This is an optimization exercise on Yosys and OpenROAD, whose aim is small area and few clock cycles, not a production implementation. Only simulation tests tie the RTL to the original design; equivalence was not proved. Not every run is shown, and edits may drop behaviour that the tests do not exercise. Power figures rest on the tool's default switching activity, not on a simulated workload.

--- design/flow/constraint.sdc ---
create_clock -name core_clock -period 10.0 [get_ports {clk_i}]
set_input_delay 2.0000 -clock core_clock [delete_from_list [all_inputs] [get_ports {clk_i}]]
set_output_delay 2.0000 -clock core_clock [all_outputs]
set_load 0.01 [all_outputs]
--- design/flow/design.v ---
module ftdi_bridge
#(
     parameter MODE             = "SYNC"
    ,parameter CLK_DIV          = 2
    ,parameter GP_OUTPUTS       = 32
    ,parameter GP_INPUTS        = 32
    ,parameter GPIO_ADDRESS     = 32'hf0000000
    ,parameter GP_IN_EVENT_MASK = 0
    ,parameter AXI_ID           = 0
)
(
     input           clk_i
    ,input           rst_i
    ,input           ftdi_rxf_i
    ,input           ftdi_txe_i
    ,input  [  7:0]  ftdi_data_in_i
    ,input           mem_awready_i
    ,input           mem_wready_i
    ,input           mem_bvalid_i
    ,input  [  1:0]  mem_bresp_i
    ,input  [  3:0]  mem_bid_i
    ,input           mem_arready_i
    ,input           mem_rvalid_i
    ,input  [ 31:0]  mem_rdata_i
    ,input  [  1:0]  mem_rresp_i
    ,input  [  3:0]  mem_rid_i
    ,input           mem_rlast_i
    ,input  [ 31:0]  gp_inputs_i
    ,output          ftdi_siwua_o
    ,output          ftdi_wrn_o
    ,output          ftdi_rdn_o
    ,output          ftdi_oen_o
    ,output [  7:0]  ftdi_data_out_o
    ,output          mem_awvalid_o
    ,output [ 31:0]  mem_awaddr_o
    ,output [  3:0]  mem_awid_o
    ,output [  7:0]  mem_awlen_o
    ,output [  1:0]  mem_awburst_o
    ,output          mem_wvalid_o
    ,output [ 31:0]  mem_wdata_o
    ,output [  3:0]  mem_wstrb_o
    ,output          mem_wlast_o
    ,output          mem_bready_o
    ,output          mem_arvalid_o
    ,output [ 31:0]  mem_araddr_o
    ,output [  3:0]  mem_arid_o
    ,output [  7:0]  mem_arlen_o
    ,output [  1:0]  mem_arburst_o
    ,output          mem_rready_o
    ,output [ 31:0]  gp_outputs_o
);
localparam CMD_WR           = 4'd1;
localparam CMD_RD           = 4'd2;
localparam CMD_GP_WR        = 4'd3;
localparam CMD_GP_RD        = 4'd4;
localparam STATE_W          = 4;
localparam STATE_CMD        = 4'd0;
localparam STATE_LEN        = 4'd1;
localparam STATE_ADDR3      = 4'd2;
localparam STATE_ADDR2      = 4'd3;
localparam STATE_ADDR1      = 4'd4;
localparam STATE_ADDR0      = 4'd5;
localparam STATE_WRITE      = 4'd6;
localparam STATE_READ       = 4'd7;
localparam STATE_GP_WR      = 4'd8;
localparam STATE_GP_RD      = 4'd9;
localparam STATE_RESET      = 4'd15;    
reg [STATE_W-1:0] state_q;
reg [11:0]        len_q;        
reg               mem_wr_q;     
reg [31:0]        mem_addr_q;
reg [31:0]        data_q;       
reg [3:0]         mem_sel_q;    
reg [1:0]         data_idx_q;   
reg [1:0]         end_idx_q;    
reg               rd_first_q;   
reg               rd_last_q;    
reg               rd_valid_q;   
reg [1:0]         rd_out_q;     
reg [1:0]         wr_out_q;     
reg               mem_awvalid_q;
reg               mem_wvalid_q;
reg               mem_arvalid_q;
reg [31:0]        gp_out_q;
wire [7:0] rx_data_w  = ftdi_data_in_i;
wire       magic_w    = (mem_addr_q == GPIO_ADDRESS);
wire aw_hs_w  = mem_awvalid_q & mem_awready_i;
wire w_hs_w   = mem_wvalid_q  & mem_wready_i;
wire ar_hs_w  = mem_arvalid_q & mem_arready_i;
wire aw_free_w = !mem_awvalid_q | mem_awready_i;
wire w_free_w  = !mem_wvalid_q  | mem_wready_i;
wire wr_last_byte_w = (len_q == 12'd1);
wire wr_word_end_w  = (data_idx_q == 2'd3) | wr_last_byte_w;
reg rx_want_r;
always @ *
begin
    rx_want_r = 1'b0;
    case (state_q)
    STATE_CMD, STATE_LEN, STATE_ADDR2, STATE_ADDR1, STATE_ADDR0:
        rx_want_r = 1'b1;
    STATE_ADDR3:
        rx_want_r = aw_free_w;
    STATE_WRITE:
        rx_want_r = w_free_w & (!wr_word_end_w ||
                    (magic_w ? (wr_out_q == 2'd0) : (aw_free_w && wr_out_q != 2'd3)));
    STATE_GP_WR:
        rx_want_r = (wr_out_q == 2'd0);
    default:
        ;
    endcase
end
wire rx_take_w = rx_want_r & !ftdi_rxf_i;
wire wr_take_w  = rx_take_w & (state_q == STATE_WRITE);
wire wr_issue_w = wr_take_w & wr_word_end_w & !magic_w;
wire gp_word_w  = wr_take_w & wr_word_end_w & magic_w;
wire tx_valid_w    = (state_q == STATE_READ) & rd_valid_q;
wire tx_take_w     = tx_valid_w & !ftdi_txe_i;
wire tx_word_end_w = (data_idx_q == 2'd3) | (rd_last_q & (data_idx_q == end_idx_q));
wire tx_done_w     = tx_take_w & rd_last_q & (data_idx_q == end_idx_q);
wire rready_w = !rd_valid_q | (tx_take_w & (data_idx_q == 2'd3));
wire r_acc_w  = mem_rvalid_i & rready_w & (rd_out_q != 2'd0);
wire gp_load_w = ((state_q == STATE_GP_RD) | ((state_q == STATE_READ) & magic_w & !rd_last_q)) & !mem_wvalid_q;
wire [2:0]  ar_sub_w  = rd_first_q ? (3'd4 - {1'b0, mem_addr_q[1:0]}) : 3'd4;
wire        ar_more_w = (len_q > {9'd0, ar_sub_w});
wire        ar_new_w  = (state_q == STATE_READ) & (len_q != 12'd0) & !magic_w & !rd_last_q &
                        (rd_out_q != 2'd3) & !mem_awvalid_q & !mem_wvalid_q &
                        (!mem_arvalid_q | mem_arready_i);
reg [STATE_W-1:0] next_state_r;
always @ *
begin
    next_state_r = state_q;
    case (state_q)
    STATE_CMD :
    if (rx_take_w)
    begin
        case (rx_data_w[3:0])
        CMD_WR, CMD_RD: next_state_r = STATE_LEN;
        CMD_GP_WR:      next_state_r = STATE_GP_WR;
        CMD_GP_RD:      next_state_r = STATE_GP_RD;
        default:        next_state_r = STATE_CMD;
        endcase
    end
    STATE_LEN   : if (rx_take_w) next_state_r = STATE_ADDR3;
    STATE_ADDR3 : if (rx_take_w) next_state_r = STATE_ADDR2;
    STATE_ADDR2 : if (rx_take_w) next_state_r = STATE_ADDR1;
    STATE_ADDR1 : if (rx_take_w) next_state_r = STATE_ADDR0;
    STATE_ADDR0 : if (rx_take_w) next_state_r = mem_wr_q ? STATE_WRITE : STATE_READ;
    STATE_WRITE : if (rx_take_w && wr_last_byte_w) next_state_r = STATE_CMD;
    STATE_READ  : if (tx_done_w) next_state_r = STATE_CMD;
    STATE_GP_WR : if (rx_take_w) next_state_r = STATE_CMD;
    STATE_GP_RD : if (gp_load_w) next_state_r = STATE_READ;
    default     : next_state_r = STATE_CMD;
    endcase
end
always @ (posedge clk_i or posedge rst_i)
if (rst_i)
    state_q <= STATE_RESET;
else
    state_q <= next_state_r;
always @ (posedge clk_i)
if (state_q == STATE_CMD && rx_take_w)
    mem_wr_q <= (rx_data_w[3:0] == CMD_WR);
always @ (posedge clk_i)
if (state_q == STATE_CMD && rx_take_w)
    len_q[11:8] <= rx_data_w[7:4];
else if (state_q == STATE_LEN && rx_take_w)
    len_q[7:0]  <= rx_data_w;
else if (wr_take_w)
    len_q       <= len_q - 12'd1;
else if (ar_new_w)
    len_q       <= ar_more_w ? (len_q - {9'd0, ar_sub_w}) : 12'd0;
always @ (posedge clk_i)
if (state_q == STATE_ADDR3 && rx_take_w)
    mem_addr_q[31:24] <= rx_data_w;
else if (state_q == STATE_ADDR2 && rx_take_w)
    mem_addr_q[23:16] <= rx_data_w;
else if (state_q == STATE_ADDR1 && rx_take_w)
    mem_addr_q[15:8]  <= rx_data_w;
else if (state_q == STATE_ADDR0 && rx_take_w)
    mem_addr_q[7:0]   <= rx_data_w;
else if (aw_hs_w || ar_hs_w)
    mem_addr_q        <= {mem_addr_q[31:2] + 30'd1, 2'b00};
always @ (posedge clk_i)
if (state_q == STATE_CMD && rx_take_w)
begin
    data_idx_q <= 2'd0;
    end_idx_q  <= 2'd0;
end
else if (state_q == STATE_ADDR0 && rx_take_w)
begin
    data_idx_q <= rx_data_w[1:0];
    end_idx_q  <= rx_data_w[1:0] + len_q[1:0] - 2'd1;
end
else if (wr_take_w || tx_take_w)
    data_idx_q <= data_idx_q + 2'd1;
always @ (posedge clk_i)
if (wr_take_w)
begin
    case (data_idx_q)
    2'd0: data_q[7:0]   <= rx_data_w;
    2'd1: data_q[15:8]  <= rx_data_w;
    2'd2: data_q[23:16] <= rx_data_w;
    default: data_q[31:24] <= rx_data_w;
    endcase
end
else if (r_acc_w)
    data_q <= mem_rdata_i;
else if (gp_load_w)
    data_q <= gp_inputs_i;
always @ (posedge clk_i or posedge rst_i)
if (rst_i)
    mem_sel_q <= 4'b0;
else if (gp_word_w)
    mem_sel_q <= 4'b0;
else if (w_hs_w || wr_take_w)
    mem_sel_q <= (w_hs_w ? 4'b0 : mem_sel_q) | ({3'b0, wr_take_w} << data_idx_q);
always @ (posedge clk_i or posedge rst_i)
if (rst_i)
begin
    rd_first_q <= 1'b0;
    rd_last_q  <= 1'b0;
    rd_valid_q <= 1'b0;
    rd_out_q   <= 2'd0;
end
else
begin
    if (state_q == STATE_ADDR0)
        rd_first_q <= 1'b1;
    else if (ar_new_w)
        rd_first_q <= 1'b0;
    if (tx_done_w)
        rd_last_q <= 1'b0;
    else if (gp_load_w || (r_acc_w && rd_out_q == 2'd1 && len_q == 12'd0 && !ar_new_w))
        rd_last_q <= 1'b1;
    if (r_acc_w || gp_load_w)
        rd_valid_q <= 1'b1;
    else if (tx_take_w && tx_word_end_w)
        rd_valid_q <= 1'b0;
    if (ar_new_w && !r_acc_w)
        rd_out_q <= rd_out_q + 2'd1;
    else if (r_acc_w && !ar_new_w)
        rd_out_q <= rd_out_q - 2'd1;
end
always @ (posedge clk_i or posedge rst_i)
if (rst_i)
begin
    mem_awvalid_q <= 1'b0;
    mem_wvalid_q  <= 1'b0;
    mem_arvalid_q <= 1'b0;
    wr_out_q      <= 2'd0;
end
else
begin
    if (wr_issue_w)
        mem_awvalid_q <= 1'b1;
    else if (mem_awready_i)
        mem_awvalid_q <= 1'b0;
    if (wr_issue_w)
        mem_wvalid_q <= 1'b1;
    else if (mem_wready_i)
        mem_wvalid_q <= 1'b0;
    if (ar_new_w)
        mem_arvalid_q <= 1'b1;
    else if (mem_arready_i)
        mem_arvalid_q <= 1'b0;
    if (wr_issue_w && !(mem_bvalid_i && wr_out_q != 2'd0))
        wr_out_q <= wr_out_q + 2'd1;
    else if (!wr_issue_w && mem_bvalid_i && wr_out_q != 2'd0)
        wr_out_q <= wr_out_q - 2'd1;
end
always @ (posedge clk_i or posedge rst_i)
if (rst_i)
    gp_out_q <= 32'b0;
else if (state_q == STATE_GP_WR && rx_take_w)
    gp_out_q <= {24'b0, rx_data_w};
else if (gp_word_w)
    gp_out_q <= {rx_data_w, data_q[23:0]};
reg [7:0] tx_data_r;
always @ *
begin
    case (data_idx_q)
    2'd0: tx_data_r = data_q[7:0];
    2'd1: tx_data_r = data_q[15:8];
    2'd2: tx_data_r = data_q[23:16];
    default: tx_data_r = data_q[31:24];
    endcase
end
assign ftdi_siwua_o    = 1'b1;
assign ftdi_rdn_o      = !rx_want_r;
assign ftdi_oen_o      = !rx_want_r;
assign ftdi_wrn_o      = !tx_valid_w;
assign ftdi_data_out_o = tx_data_r;
assign mem_awvalid_o = mem_awvalid_q;
assign mem_awaddr_o  = {mem_addr_q[31:2], 2'b0};
assign mem_awid_o    = AXI_ID;
assign mem_awlen_o   = 8'b0;
assign mem_awburst_o = 2'b01;
assign mem_wvalid_o  = mem_wvalid_q;
assign mem_wdata_o   = data_q;
assign mem_wstrb_o   = mem_sel_q;
assign mem_wlast_o   = 1'b1;
assign mem_bready_o  = 1'b1;
assign mem_arvalid_o = mem_arvalid_q;
assign mem_araddr_o  = {mem_addr_q[31:2], 2'b0};
assign mem_arid_o    = AXI_ID;
assign mem_arlen_o   = 8'b0;
assign mem_arburst_o = 2'b01;
assign mem_rready_o  = rready_w;
assign gp_outputs_o  = gp_out_q;
endmodule
--- design/flow/config.mk ---
export PLATFORM = sky130hd
export DESIGN_NAME = ftdi_bridge
export DESIGN_NICKNAME = ftdi_bridge
export VERILOG_FILES = /design/flow/design.v
export SDC_FILE = /design/flow/constraint.sdc
export NUM_CORES = 4
export LEC_CHECK = 0
export CAP_MARGIN = 20
export CORE_MARGIN = 2
export CORE_UTILIZATION = 40
export SLEW_MARGIN = 20
--- design/flow/run.sh ---
#!/bin/bash
# synth_recipe.tcl (not shown) runs the flow's synth.tcl, then flattens the netlist and writes it again
# the make line also repeats each setting of config.mk as NAME=value (left out here)
make -C /OpenROAD-flow-scripts/flow DESIGN_CONFIG=/design/flow/config.mk WORK_HOME=/design/flow/orfs CLKGATE_MAP_FILE= SYNTH_SCRIPT=/design/flow/synth_recipe.tcl finish
==> reports/summary.md, run 1 <==
The number of setup buffers added after CTS is 0. The tools report the via count of the first global-routing pass as 6837. The length of routed wiring on met1 is 11.7 mm, and the data required time of the worst path is 8000 ps. Leading register cell type out of synthesis: sky130_fd_sc_hd__edfxtp_1. The number of vias in the routed layout is 7392. The commonest cells after synthesis are sky130_fd_sc_hd__nand2_1, sky130_fd_sc_hd__buf_4, sky130_fd_sc_hd__edfxtp_1. In the post-route analysis, the smallest setup slack over all paths is 3780 ps. Setup repair after global routing left no endpoint under its margin.

The number of cells on the worst reg-to-reg path is 7. The average cell area after synthesis came out at 8.81 um^2. The worst setup path is captured at a primary output. The worst register-to-register path ends at mem_addr_q[0]$_SDFFCE_PN0P_. Fraction of layout instances using a drive strength above 1: 0.0514. The start of the worst register-to-register path was mem_addr_q[4]$_DFFE_PP_. The area of all sequential standard cells was 3650 um^2; the largest driver fanout on the critical path was 6. The hold buffer count at CTS came out at 0.

The run gives 0.379 as the global routing usage on met2. The run gives 1209 as the number of nets in the finished design. The longest clock path from root to sink contains 2 buffers. The number of distinct standard cells referenced by the synthesized netlist is 70, and the number of hold violations in the final report is 0. The flow ran to the end and the layout has no timing, DRC or antenna violations.

CTS placed an instance of sky130_fd_sc_hd__clkbuf_16 at the clock tree root. The power per unit of standard cell area was 208 nW/um^2; the DRC marker count from the first detailed-route iteration was 798. 272 I/O pins were placed. The data arrival at the endpoint of the critical path is 4220 ps, and the total routing resource utilization after global routing is 0.235. The clock transition at the register clock pins on the worst setup and hold paths after CTS is 60 ps. In the final routed layout, each cell accounts on average for 19.3 um. Leaving out fill and tap cells, the most frequent cells in the layout are sky130_fd_sc_hd__clkdlybuf4s50_1, sky130_fd_sc_hd__nand2_1, sky130_fd_sc_hd__edfxtp_1.

The met2 routed wirelength is 12.6 mm, and the relative slew slack is 0.291. The worst setup path is launched from an input pin. The synthesized instance count is 966. The synthesized design contains 77 enable-type register cells. Sorting the synthesized cells by area gives the leading types as sky130_fd_sc_hd__edfxtp_1, sky130_fd_sc_hd__dfrtp_1, sky130_fd_sc_hd__buf_4. The clock net in this run drives a total of 131 sinks. The post-detailed-route via-to-cell ratio works out to 5.34.

The mapped netlist covers 8510 um^2. The fraction of met3 tracks used by global routing was 0.0366. For the maximum clock frequency, the log shows 161 MHz. The clock period could shrink to 6220 ps.

In the routed design, unresolved DRC markers number 0. IR analysis of the VDD net gives a maximum drop of 0.112 mV. The clock reaches the later pin of the worst-skew pair after 420 ps. The run gives 6.63 ps as the maximum clock skew at final layout.

The number of antenna diodes in the final layout is 0. The fraction of synthesized cell area taken by the top area cell type was 0.272; the synthesis-stage register bit count was 131. In this run the tool buffered the top-level ports with 223 buffer cells. Number of antenna violations at the first check in global routing: 0. The library cell with the highest instance count after synthesis is sky130_fd_sc_hd__nand2_1.

The worst hold path terminates at end_idx_q[1]$_SDFFE_PP0P_. Sequential-to-total area share from yosys stat: 0.429. The worst hold path was traced through 2 stages. The global routing stage identified its most utilized layer as met2.

For the number of nets with antenna violations after detailed routing, the log shows 0. Summing all multi-input logic gate instances after layout gives 3900 um^2. In this run the top signal layer used is met4.

The tools report the maximum number of pins on one net before global-route repair as 51. The transition time at the pin with the least slew margin works out to 1060 ps. The total overflow left after global routing is 0. The core area came out at 21000 um^2. TritonCTS built the clock tree. The total negative slack for setup checks was 0 ps. The number of maximum-capacitance violations was 0; the worst reg-to-reg setup slack was 5880 ps. The tools report the met1 track demand over resource in global routing as 0.324.
Testbench counts for the RTL of run 1, summed over its fixed seeds: cycles 23,009.
## run 1: worst max path at each step
| stage | start | to | slack (ps) |
|---|---|---|---|
| 6_report | mem_awready_i | ftdi_rdn_o | 3780 |
| 5_1_grt | mem_awready_i | ftdi_rdn_o | 3680 |
| 4_1_cts | mem_awready_i | ftdi_rdn_o | 3760 |
| 3_5_place_dp | mem_awready_i | ftdi_rdn_o | 3770 |
| 3_3_place_gp | mem_awready_i | ftdi_oen_o | 3770 |
| 2_1_floorplan | mem_awready_i | ftdi_rdn_o | 4880 |
## run 1: where the power goes
group / switching (mW) / internal, mW
clock network: 0.258 / 0.334
registers: 0.132 / 0.724
logic: 0.428 / 0.385
## run 1: flip-flops by register name, indices dropped and copies added (netlist names)
signal / count
data_q: 32
gp_out_q: 32
mem_addr_q: 32
len_q: 12
mem_sel_q: 4
state_q: 4
data_idx_q: 2
end_idx_q: 2
rd_out_q: 2
wr_out_q: 2
mem_arvalid_q: 1
mem_awvalid_q: 1
mem_wr_q: 1
mem_wvalid_q: 1
rd_first_q: 1
rd_last_q: 1
rd_valid_q: 1
## run 1: area by class of cell
cell class	count	area share
clock buffers	19	0.0418
well taps	275	0.0317
repair buffers	230	0.211
inverters	32	0.0111
multi-input cells	684	0.359
clock inverters	13	0.00911
flip-flops and latches	131	0.336
## run 1: cells by family (layout without fill, tap and decap cells)
family / Yosys count / in the layout / share of synthesized area
xor gates and xnor gates: 43 / 43 / 0.0442
and+or+nand+nor: 401 / 401 / 0.220
buffers and inverters: 184 / 294 / 0.130
AOI/OAI and AO/OA: 172 / 172 / 0.131
muxes: 14 / 14 / 0.0168
adders and majority gates: 19 / 19 / 0.0288
other: 2 / 35 / 0.000882
DFF: 131 / 131 / 0.429
## run 1: per-stage QoR
stage          power (mW)  utilization  std cells  hold slack, ps  area [um^2]
2_1_floorplan        1.35            -        999             444         8640
3_3_place_gp         1.67        0.491       1352             466        10300
3_5_place_dp         1.68        0.491       1352             474        10300
4_1_cts              2.27        0.518       1384             483        10800
5_1_grt              2.39        0.518       1384             489        10800
6_report             2.26        0.518       1384             477        10800
## run 1: critical path, cell delays in order
cell                              delay, ps
sky130_fd_sc_hd__clkdlybuf4s50_1        460
sky130_fd_sc_hd__nand2b_1               220
sky130_fd_sc_hd__o21a_1                 200
sky130_fd_sc_hd__a211oi_2               400
sky130_fd_sc_hd__and3_1                 350
sky130_fd_sc_hd__clkdlybuf4s50_1        580
run_1/layout.png
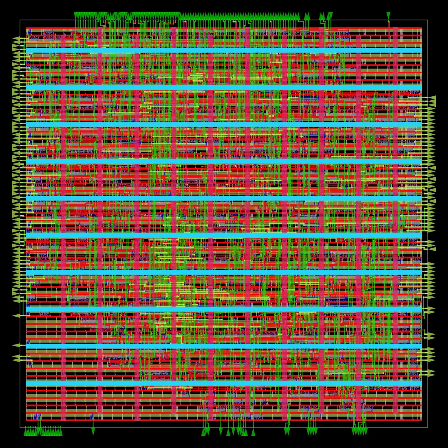
Core Rows: 53
Finished Layout Cells: 1384
Die X-Extent: 150 um
die area: 22500 um^2
die height: 150 um

run_1/logic_types.png
(2 px per um)
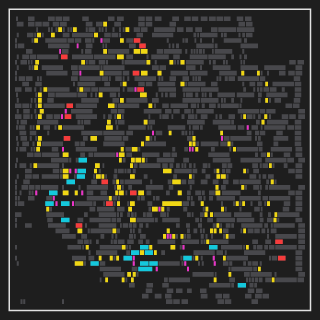
legend:
  cyan:
    family: adder and majority cells
    cells: 19
  yellow:
    family: inverting AOI/OAI gates
    cells: 155
    where: spread over the die
  magenta:
    family: inverters
    cells: 32
  red:
    family: multiplexers
    cells: 14

run_1/sizes.png
(4 px per um)
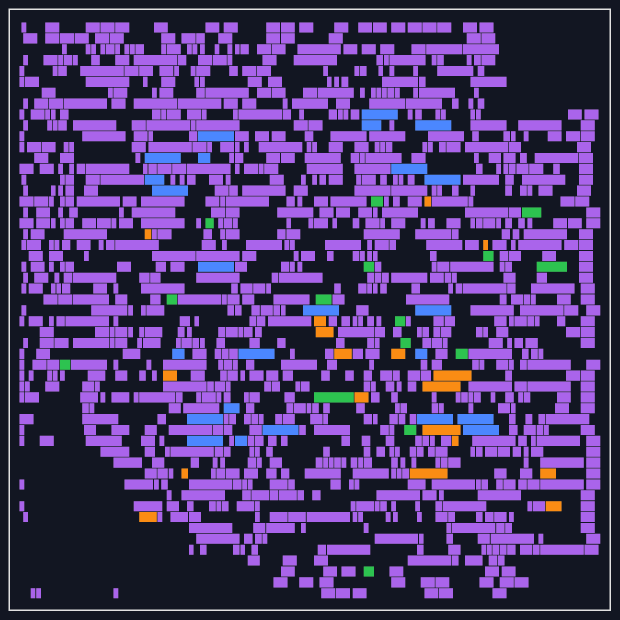
legend:
  blue:
    size: _6 and larger
    cells: 24
  orange:
    size: _2 cells
    cells: 18
  green:
    size: _3 and _4 cells
    cells: 15
  purple:
    size: _0 and _1 cells
    cells: 1052

run_1/placement_by_type.png
(2 px per um) Fill, decap, tap and diode cells in grey.
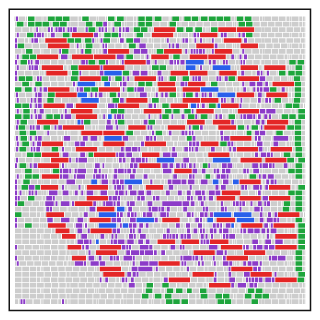

==> run 1 -> run 2 <==
--- a/design/flow/design.v
+++ b/design/flow/design.v
@@ -54,17 +54,17 @@
 localparam CMD_GP_WR        = 4'd3;
 localparam CMD_GP_RD        = 4'd4;
 localparam STATE_W          = 4;
-localparam STATE_CMD        = 4'd0;
-localparam STATE_LEN        = 4'd1;
-localparam STATE_ADDR3      = 4'd2;
-localparam STATE_ADDR2      = 4'd3;
-localparam STATE_ADDR1      = 4'd4;
-localparam STATE_ADDR0      = 4'd5;
-localparam STATE_WRITE      = 4'd6;
-localparam STATE_READ       = 4'd7;
-localparam STATE_GP_WR      = 4'd8;
-localparam STATE_GP_RD      = 4'd9;
-localparam STATE_RESET      = 4'd15;    
+localparam STATE_RESET      = 4'd0;    
+localparam STATE_CMD        = 4'd1;
+localparam STATE_LEN        = 4'd2;
+localparam STATE_ADDR3      = 4'd3;
+localparam STATE_ADDR2      = 4'd4;
+localparam STATE_ADDR1      = 4'd5;
+localparam STATE_ADDR0      = 4'd6;
+localparam STATE_WRITE      = 4'd7;
+localparam STATE_READ       = 4'd8;
+localparam STATE_GP_WR      = 4'd9;
+localparam STATE_GP_RD      = 4'd10;
 reg [STATE_W-1:0] state_q;
 reg [11:0]        len_q;        
 reg               mem_wr_q;     
@@ -83,7 +83,8 @@
 reg               mem_arvalid_q;
 reg [31:0]        gp_out_q;
 wire [7:0] rx_data_w  = ftdi_data_in_i;
-wire       magic_w    = (mem_addr_q == GPIO_ADDRESS);
+reg        magic_q;     
+wire       magic_w    = magic_q;
 wire aw_hs_w  = mem_awvalid_q & mem_awready_i;
 wire w_hs_w   = mem_wvalid_q  & mem_wready_i;
 wire ar_hs_w  = mem_arvalid_q & mem_arready_i;
@@ -120,7 +121,7 @@
 wire rready_w = !rd_valid_q | (tx_take_w & (data_idx_q == 2'd3));
 wire r_acc_w  = mem_rvalid_i & rready_w & (rd_out_q != 2'd0);
 wire gp_load_w = ((state_q == STATE_GP_RD) | ((state_q == STATE_READ) & magic_w & !rd_last_q)) & !mem_wvalid_q;
-wire [2:0]  ar_sub_w  = rd_first_q ? (3'd4 - {1'b0, mem_addr_q[1:0]}) : 3'd4;
+wire [2:0]  ar_sub_w  = rd_first_q ? (3'd4 - {1'b0, data_idx_q}) : 3'd4;
 wire        ar_more_w = (len_q > {9'd0, ar_sub_w});
 wire        ar_new_w  = (state_q == STATE_READ) & (len_q != 12'd0) & !magic_w & !rd_last_q &
                         (rd_out_q != 2'd3) & !mem_awvalid_q & !mem_wvalid_q &
@@ -170,6 +171,9 @@
 else if (ar_new_w)
     len_q       <= ar_more_w ? (len_q - {9'd0, ar_sub_w}) : 12'd0;
 always @ (posedge clk_i)
+if (state_q == STATE_ADDR0 && rx_take_w)
+    magic_q <= ({mem_addr_q[31:8], rx_data_w} == GPIO_ADDRESS);
+always @ (posedge clk_i)
 if (state_q == STATE_ADDR3 && rx_take_w)
     mem_addr_q[31:24] <= rx_data_w;
 else if (state_q == STATE_ADDR2 && rx_take_w)
==> design/flow/flow/run.sh (new file) <==
#!/bin/bash
export BUFFER_PORTS_ARGS="-buffer_cell sky130_fd_sc_hd__buf_1"
export CTS_ARGS="-sink_clustering_enable -repair_clock_nets -buf_list sky130_fd_sc_hd__clkbuf_8 -root_buf sky130_fd_sc_hd__clkbuf_8 -dont_use_dummy_load"
bash standard.sh > standard.log 2>&1
==> design/flow/standard.sh (new file) <==
#!/bin/bash
# synth_recipe.tcl (not shown) runs the flow's synth.tcl, then flattens the netlist and writes it again
# the make line also repeats each setting of config.mk as NAME=value (left out here)
make -C /OpenROAD-flow-scripts/flow DESIGN_CONFIG=/design/flow/config.mk WORK_HOME=/design/flow/orfs CLKGATE_MAP_FILE= SYNTH_SCRIPT=/design/flow/synth_recipe.tcl "${@:-finish}"
removed: design/flow/run.sh
run_2/placement_by_type.png
(2 px per um) Fill, decap, tap and diode cells in grey.
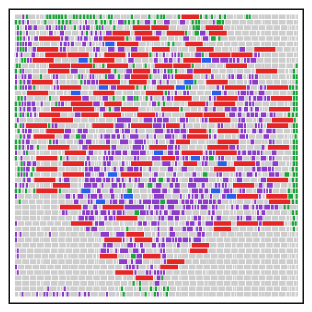
legend:
  purple:
    class: combinational and other logic
    cells: 667
    share_of_their_area: 45%
  red:
    class: flops
    cells: 130
    share_of_their_area: 42%
  blue:
    class: clock drivers
    cells: 17
    share_of_their_area: 2.7%
  green:
    class: other buffers and delay cells
    cells: 238
    share_of_their_area: 11%

run_2/cell_density.png
(2 px per um) The die is cut into 15 by 15 equal tiles; black is low, pale yellow is high, 0 to 100% covered.
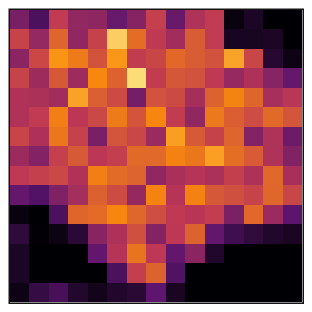
tiles over 75% full: 3.6%
mean over tiles: 41%
nearly empty tiles: 12%
fullest tile: 93%

==> run 2 against run 1 <==
Effect of this change:
- first-iteration DRC count is 33% lower
- area after synthesis is 5.0% lower
- clock power is 45% lower
- critical path type unchanged
- highest routed layer unchanged
==> reports/summary.md, run 2 <==
The flow ran to the end and the layout has no timing, DRC or antenna violations. The peak supply drop is 0.0997 mV (-11%). The tools report the hold buffer count at CTS as 0 (unchanged). The worst reg-to-reg path cell count was 9 (+2); the clock net sink count was 130 (-0.76%). For the clock insertion delay at the later pin of the skew report, the log shows 450 ps (+30 ps). The worst hold slack is 473 ps (-3.86 ps), and the power per unit of standard cell area is 251 nW/um^2 (+21%). The DRC violation count after routing was 0 (unchanged). The tools report the maximum clock skew at final layout as 32.1 ps (+25.4 ps). The logs give 60 (+18%) for the maximum number of pins on one net before global-route repair and 182 MHz (+13%) for the maximum clock frequency. For the data arrival at the endpoint of the critical path, the log shows 3480 ps (-740 ps).

The tree is rooted in a sky130_fd_sc_hd__clkbuf_8. Worst reg-to-reg setup slack: 5730 ps (-150 ps). The transition time at the pin with the least slew margin was 1050 ps (-14.9 ps); the setup slack of the critical path after layout was 4520 ps (+739 ps). The synthesized instance count was 880 (-8.9%); the number of nets with antenna violations after detailed routing was 0 (unchanged). The via count of the first global-routing pass came out at 6345 (-7.2%). The post-route minimum period works out to 5480 ps (-739 ps). The library cells used most frequently in the layout, excluding fill and tap cells, are sky130_fd_sc_hd__buf_1, sky130_fd_sc_hd__nand2_1, sky130_fd_sc_hd__nor2_1. The number of flops mapped to enable cells by yosys came out at 76 (-1.3%). The worst register-to-register path ends at mem_addr_q[17]$_DFFE_PP_. The run gives 0 (unchanged) as the number of setup buffers added after CTS.

The logs give 272 (unchanged) for the number of ports placed on the die boundary and 0.447 (+0.0182) for the sequential-to-total area share from yosys stat. The library cell with the highest instance count after synthesis was sky130_fd_sc_hd__nand2_1. The layer with the highest usage is met2. The vertical extent of the die is 146 um (-2.5%). The average cell area after synthesis is 9.19 um^2 (+4.3%).

The worst setup path is captured at a primary output. The logs give 534 (-33%) for the DRC marker count from the first detailed-route iteration and 8090 um^2 (-5.0%) for the synthesized cell area. The delay of the slowest critical-path stage was 620 ps (+40 ps); the data required time of the worst path was 8000 ps (about the same). Number of distinct standard cells referenced by the synthesized netlist: 77 (+10%). For the area enclosed by the die boundary, the log shows 21400 um^2 (-4.9%). Setup repair after global routing left no endpoint under its margin.

The capturing element of the worst setup path was ftdi_oen_o. The number of vias in the routed layout is 7114 (-3.8%). The signal on the critical path passes through buf_1 > nand2b_1 > a21oi_1 > o31ai_2 > nor2_1 > buf_1. The number of maximum-capacitance violations came out at 0 (unchanged). Sorting the synthesized cells by area gives the leading types as sky130_fd_sc_hd__edfxtp_1, sky130_fd_sc_hd__dfrtp_1, sky130_fd_sc_hd__buf_4.

The number of port buffers was 223 (unchanged); the total grt overflow was 0 (unchanged). The slowest stage of the critical path is the sky130_fd_sc_hd__o31ai_2 cell. The antenna cell count came out at 0 (unchanged). The die outline width was 146 um (-2.5%).

Number of antenna violations at the first check in global routing: 0 (unchanged). STA classifies the critical path startpoint as an input pin. The leading register cell type out of synthesis is sky130_fd_sc_hd__edfxtp_1.

For the met1 track demand over resource in global routing, the log shows 0.298 (-0.0259). The average routed wire per standard cell is 17.8 um (-7.8%). The tools report the core area as 20000 um^2 (-4.4%).

The relative slew slack came out at 0.296 (+0.00454). TritonCTS built the clock tree. The critical path's most frequent cell was sky130_fd_sc_hd__buf_1.

Clock transition at the register clock pins on the worst setup and hold paths after CTS: 50 ps (about the same). The number of hold violations in the final report came out at 0 (unchanged). The start of the worst register-to-register path was len_q[1]$_DFFE_PP_. Counting instances in the post-synthesis netlist gives the leading cell types as sky130_fd_sc_hd__nand2_1, sky130_fd_sc_hd__nor2_1, sky130_fd_sc_hd__edfxtp_1.

Total negative slack for setup checks: 0 ps (unchanged). The largest registers in the layout are data_q x32, gp_out_q x32, mem_addr_q x30. The logs give 1165 (-3.6%) for the number of nets in the finished design and 0.346 (-0.0332) for the global routing usage on met2.
Testbench counts for the RTL of run 2, summed over its fixed seeds: cycles 23,009.
run 2: final cells by class:
class	count	area [um^2]	share of cell area
Timing Repair Buffer	238	950	0.105
Clock buffer	17	234	0.0259
Sequential cell	130	3610	0.400
Inverter	25	93.8	0.0104
Multi-Input combinational cell	642	3790	0.421
Tap cell	270	338	0.0374
run 2: worst min-delay path by stage:
| stage | from | to | slack (ps) | cells past startpoint |
|---|---|---|---|---|
| 4_1_cts | end_idx_q[1]$_SDFFE_PP0P_ | end_idx_q[1]$_SDFFE_PP0P_ | 470 | 2 |
| 3_3_place_gp | end_idx_q[1]$_SDFFE_PP0P_ | end_idx_q[1]$_SDFFE_PP0P_ | 450 | 2 |
| 3_5_place_dp | end_idx_q[1]$_SDFFE_PP0P_ | end_idx_q[1]$_SDFFE_PP0P_ | 460 | 2 |
| 6_report | end_idx_q[1]$_SDFFE_PP0P_ | end_idx_q[1]$_SDFFE_PP0P_ | 470 | 2 |
| 2_1_floorplan | end_idx_q[1]$_SDFFE_PP0P_ | end_idx_q[1]$_SDFFE_PP0P_ | 450 | 2 |
| 5_1_grt | end_idx_q[1]$_SDFFE_PP0P_ | end_idx_q[1]$_SDFFE_PP0P_ | 490 | 2 |
run 2: per-stage QoR:
step	util	std cells	power, mW	area (um^2)
global route	0.450	1322	2.43	9020
floorplan	-	913	1.64	8210
global placement	0.438	1305	1.93	8770
CTS	0.450	1322	2.27	9010
finish	0.450	1322	2.27	9020
detailed placement	0.438	1305	1.94	8770
run 2: power by group:
part	internal, mW	switching, mW
Sequential	0.775	0.181
Combinational	0.376	0.608
Clock	0.149	0.177
Total	1.30	0.966
run 2: kinds of logic (layout without fill, tap and decap cells):
kind of cell	after synthesis	after routing	share of synthesized area
compound gates	200	200	0.172
flops	130	130	0.447
simple gates	333	333	0.189
buf+inv	141	280	0.101
fa+ha+maj	17	17	0.0272
xor+xnor	51	51	0.0552
mux	6	6	0.00789
other cells	2	35	0.000929
run 2: worst max-delay path: cells and delay by family:
| family | cells | cell delay [ps] |
|---|---|---|
| AND/OR/NAND/NOR | 2 | 450 |
| buffers and inverters | 2 | 290 |
| AO/OA/AOI/OAI | 2 | 750 |
run 2: routing by layer:
metal  routed length (um)  share of wire
met5                    0              0
met4                  669          0.028
met3                 1540          0.066
met2                10900           0.47
met1                10300           0.44

==> what the ideal ports hide <==
How much do the figures lean on ideal ports? The routed layouts below were timed once more, with nothing changed but the port constraints.
Step 1: set_driving_cell puts a clkbuf_16 on clk_i and a buf_2 on each other input, an assumption about the parent block.
Step 2, shift: input delay + t, output delay - t, t = (earliest + latest rising clock arrival at the registers) / 2. This alone moves slack from input paths to output paths.
a / b / c = ideal ports / drivers / drivers and shift; a / b = the first two.
run | t, ns | slack for setup (ns) | worst setup path after step 2 | worst register clock-pin slew, ns | cell pins on the clock port's net
run 1 | 0.465 | 3.780 / 3.757 / 3.757 | input to output | 0.06 / 0.06 | 1
run 2 | 0.476 | 4.519 / 4.498 / 4.498 | input to output | 0.09 / 0.09 | 1
After both steps every run listed still meets setup and hold. The setup slack of run 1, which loses most, moves by -0.023 ns with the drivers and by -0.023 ns with both steps.
